What follows belongs to an exercise in optimizing a design on an open flow for small area and a short achievable clock period; a production flow would make more cautious choices.
Only the layout flow was run in this run; the RTL was not checked for function there.

### Signal wires on met4

(3 px per micron) Cells faint in the background.
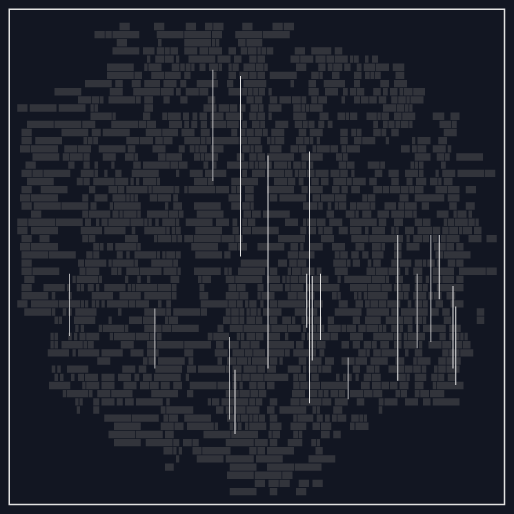
### Register map, names as in the netlist

(2 px per micron) Other sequential cells in the stronger grey, the rest of the logic in the fainter grey.
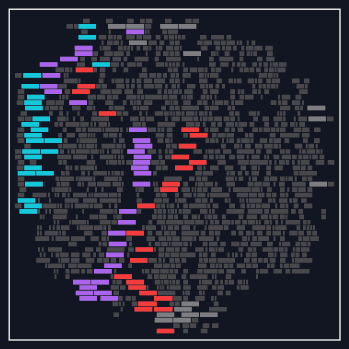
### Ports around the boundary

(3 px per micron) Pins as bars across the die edge, other pins in grey.
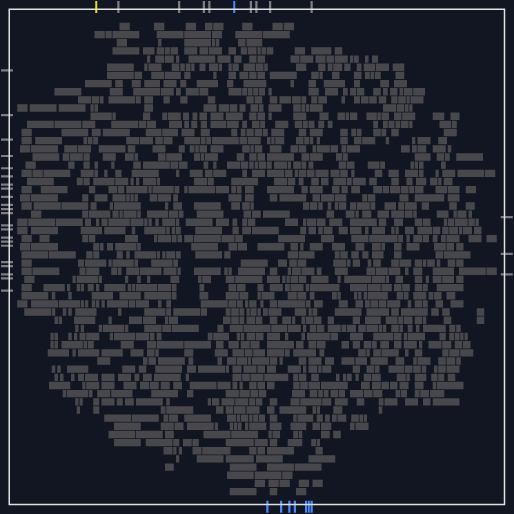
### Placement view

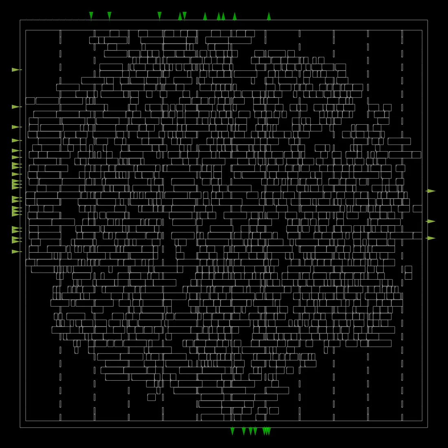
### run.sh
#!/bin/bash
# synth_recipe.tcl (not shown) runs the flow's synth.tcl, then flattens the netlist and writes it again
# the make line also repeats each setting of config.mk as NAME=value (left out here)
make -C /OpenROAD-flow-scripts/flow DESIGN_CONFIG=/design/flow/config.mk WORK_HOME=/design/flow/orfs CLKGATE_MAP_FILE= SYNTH_SCRIPT=/design/flow/synth_recipe.tcl finish
### config.mk
export PLATFORM = sky130hd
export DESIGN_NAME = TM_ALU
export DESIGN_NICKNAME = TM_ALU
export VERILOG_FILES = /design/flow/design.v
export SDC_FILE = /design/flow/constraint.sdc
export NUM_CORES = 4
export LEC_CHECK = 0
export CAP_MARGIN = 20
export CORE_MARGIN = 2
export CORE_UTILIZATION = 40
export SLEW_MARGIN = 20
### constraint.sdc
create_clock -name core_clock -period 27.0 [get_ports {clk}]
set_input_delay 5.4000 -clock core_clock [delete_from_list [all_inputs] [get_ports {clk}]]
set_output_delay 5.4000 -clock core_clock [all_outputs]
set_load 0.01 [all_outputs]
### design.v
module TM_ALU (clk, reset,
AvgTxLen,  
InstExed,  
CurTxLen,  
AvgTxLen_new,  
InstExed_new  
);
    parameter WIDTH = 8; 
    input clk, reset;
    input [WIDTH - 1:0] AvgTxLen, CurTxLen;
    input [WIDTH - 1:0] InstExed;
    output [WIDTH - 1:0] AvgTxLen_new;
    output [WIDTH - 1:0] InstExed_new;
    reg [3 * WIDTH - 1:0] stage_0;
    reg [4 * WIDTH - 1:0] stage_1;
    reg [4 * WIDTH:0] stage_2;  
    reg [2 * WIDTH - 1:0] stage_3;
    assign {AvgTxLen_new, InstExed_new} = stage_3;
    always @(posedge clk, posedge reset)
    begin
        if(reset) {stage_0, stage_1} <= 0;
        else
        begin
            stage_0 <= {AvgTxLen, InstExed, CurTxLen};
            stage_1[4 * WIDTH - 1:2 * WIDTH] <= stage_0[3 * WIDTH - 1:2 * WIDTH] * stage_0[2 * WIDTH - 1:WIDTH];
            stage_1[2 * WIDTH - 1:0] <= {stage_0[WIDTH - 1:0], stage_0[2 * WIDTH - 1:WIDTH]};
        end
    end
    always @(posedge clk, posedge reset)
    begin
        if(reset) stage_2 <= 0;
        else
        begin
            stage_2[4 * WIDTH:2 * WIDTH + 1] <= stage_1[4 * WIDTH - 1: 2 * WIDTH] + stage_1[2 * WIDTH - 1:WIDTH];
            stage_2[2 * WIDTH:WIDTH] <= {1'b0, stage_1[WIDTH - 1:0]} + 1'b1;
            stage_2[WIDTH - 1:0] <= stage_1[WIDTH - 1:0] + 1;
        end
    end
    always @(posedge clk, posedge reset)
    begin   
        if(reset) stage_3 <= 0;
        else
        begin
            stage_3[2 * WIDTH - 1:WIDTH] <= (stage_2[4 * WIDTH:2 * WIDTH + 1]) / (stage_2[2 * WIDTH:WIDTH]);
            stage_3[WIDTH - 1:0] <= stage_2[WIDTH - 1:0];
        end
    end
endmodule
==> impl_metrics.toml <==
[worst_setup_path]
cpMaxStageDelayCell = "or4_4"
critPathRequiredTime_ns = 27.25
critPathArrivalTime_ns = 26.35
critPathMaxStageDelay_ns = 0.56
crit_fanout = 8
cpMostUsedCell = "o21a_1"
crit_path_end_kind = "register"
worst-setup-path-type = "reg -> reg"

[yosys]
syn_area_sq_um = 10300
synthArstFlopShare_pct = 100
synth_xor_area_share_pct = 6.45
synth-adder-area-share_pct = 25.9
synth_top_area_share_pct = 23.5
synth_flop_cell = "dfrtp_1"
ys_warn_count = 1
synth_seq_cells = 97
avgSynthCellArea_sq_um = 9.06
synth_cells = 1139
synth_edf_count = 0
synth.area.mux_share_pct = 4.03
ys_seq_area_share_pct = 23.5
synth_nets = 1356

[sta]
fin_setup_tns_ns = 0
timing.hold.ws_ns = 0.352
max_freq_ghz = 0.0383
min_period_ns = 26.10
max_slew_margin_pct = 36.6
report.final.slew_viol_count = 0
grt_setup_unrepaired = "yes"
fin_skew_ns = 0.0181
finalCritPeriodShare_pct = 96.7

[detailed_routing]
postRouteAntennaNets = 0
drc = 0
met3_length_microns = 999
drtIter0Drc = 503
viasPerCell = 5.39
firstDrtPassIters = 4

[final_layout]
fillers = 2310
mostFrequentLayoutCells = "137 x ha_1, 102 x buf_4, 94 x dfrtp_1, 90 x inv_1, 84 x nand2_1"
syn_to_final_growth_pct = 25.4
final_common_cell = "ha_1"
n_antenna_cell = 0
fin_area_sq_um = 12900
final_nets = 1494
drive_above_1_share_pct = 22.9

[status]
outcome = "timing/DRC/antenna clean"

[clock_tree]
cts_sinks = 97
clock_latency_ns = 0.37
clock_path_buffers = 2

[floorplanning]
dieArea_sq_um = 27100
ios = 42

[grt]
grt_usage_pct = 19.0
grt_max_degree = 62
overflow = 0
antenna_found_initial = 0

[placed_design]
hpwlAfterDp_mm = 19.7
pre_cts_slack_ns = -0.568
dpl_cell_area_sq_um = 11400
placedCellCount = 1536

[worst_hold_path]
hold_depth = 0
hold_path.class = "reg -> reg"

[flow_run]
drv_cap = 0
Back to the opening pictures, 'Signal wires on met4':
nets with wire on the layer: 16
share of all routed wire: 2.3%
wire length on this layer: 603 microns
longest straight run: 83.6 microns
main direction: vertical
final wirelength: 26.0 mm
vias: 8,681

Back to the opening pictures, 'Register map, names as in the netlist':
[stage_0] cyan | sequential cells: 24
[stage_2] red | sequential cells: 25
[stage_1] purple | sequential cells: 32
fraction of area in registers: 18.8%

Back to the opening pictures, 'Ports around the boundary':
[reset] yellow | pins: 1 | direction: input | edge: top
[InstExed_new] blue | pins: 8 | direction: output | edge: 7 bottom, 1 top
all pins by edge: 22 left, 10 top, 7 bottom, 3 right
chip width: 165 microns
port bufs: 41
Die Ht: 165 microns

Back to the opening pictures, 'Placement view':
core area: 25,300 sq um
# Taps: 330
Layout Cells excl Fill: 1,612
Core Util, Final: 51.2%

sequential cells by signal, indices dropped and copies added (netlist names):
| signal | count |
|---|---|
| stage_1 | 32 |
| stage_2 | 25 |
| stage_3 | 16 |
| stage_0 | 24 |
cells in the mapped netlist (4+ instances only):
cell and count:
ha_1 154, dfrtp_1 97, inv_1 92, nand2_1 89, nor2_1 73, a21oi_1 64, xnor2_1 46, nor3_1 44
o21a_1 44, and2_1 42, fa_1 37, o21ai_0 37, xor2_1 30, a21o_1 25, o31ai_1 25, o211ai_1 21
mux2_2 20, clkbuf_1 17, nand3_1 13, nand4_1 12, o21bai_1 12, nand2b_1 10, or2_2 10, mux2_4 8
a31oi_1 7, and3_1 7, mux2i_1 7, a211oi_1 6, nor2b_1 6, or3_1 6, a21boi_0 4, a22oi_1 4
buf_2 4, o21ai_1 4
area by class of cell:
cell class	instances	area, sq um	area share [%]
well taps	330	413	3.19
inverters	95	368	2.84
repair buffers	149	1250	9.64
clock inverters	7	86.3	0.667
flip-flops and latches	97	2430	18.8
clock buffers	9	225	1.74
multi-input cells	925	8170	63.1
per-layer routing:
metal / global-route usage (%) / vias to the layer above
met3: 2.01 / 41
met2: 32.0 / 189
li1: - / 4341
met1: 26.0 / 4110
met4: 4.90 / 0
met5: 0 / -
worst max-delay path, delay by kind of cell, from the launching register on:
kind            cells  cell delay [ns]
compound gates     75            13.07
fa+ha+maj          15             4.38
buf+inv            13             1.72
flops               1             0.43
mux                 2             0.50
simple gates       40             5.89
cell families after synthesis:
group / Yosys count
and+or+nand+nor: 337
AOI/OAI and AO/OA: 286
xor gates and xnor gates: 76
buffers and inverters: 117
muxes: 35
adders and majority gates: 191
DFF: 97
final timing paths:
path / slack, ns / start / endpoint
max in group asynchronous: 20.43 / reset / stage_2[16]
min reg2reg: 0.35 / stage_0[2] / stage_1[10]
max: 0.90 / stage_2[16] / stage_3[8]
max reg2reg: 0.90 / stage_2[16] / stage_3[8]
min in group asynchronous: 5.38 / reset / stage_3[8]
min: 0.35 / stage_0[2] / stage_1[10]
repair_timing:
item,CTS,global route
pin swaps,0,90
setup buffers,1,59
hold buffers,0,0
endpoints found under the setup margin,1,2
gates resized for setup,13,150

what the ideal ports hide:
How much do the figures lean on ideal ports? The routed layout below was timed once more, with nothing changed but the port constraints.
Step 1 sets driving cells, clkbuf_16 on the clock port and buf_2 on the other inputs (assumed; they add their load-dependent delay and slew).
Step 2, shift: input delay + t, output delay - t, t = (earliest + latest rising clock arrival at the registers) / 2. This alone moves slack from input paths to output paths.
a / b / c = no drivers / after step 1 / after step 2; a / b = the first two.
t, ns: 0.407
slack for setup (ns): 0.900 / 0.900 / 0.900
latest minus earliest clock arrival (ns): 0.019 / 0.018
worst register clock-pin slew, ns: 0.09 / 0.09
After both steps setup and hold are still met in this run. For this run, drivers alone change the setup slack by 0.000 ns; drivers and shift together by 0.000 ns.
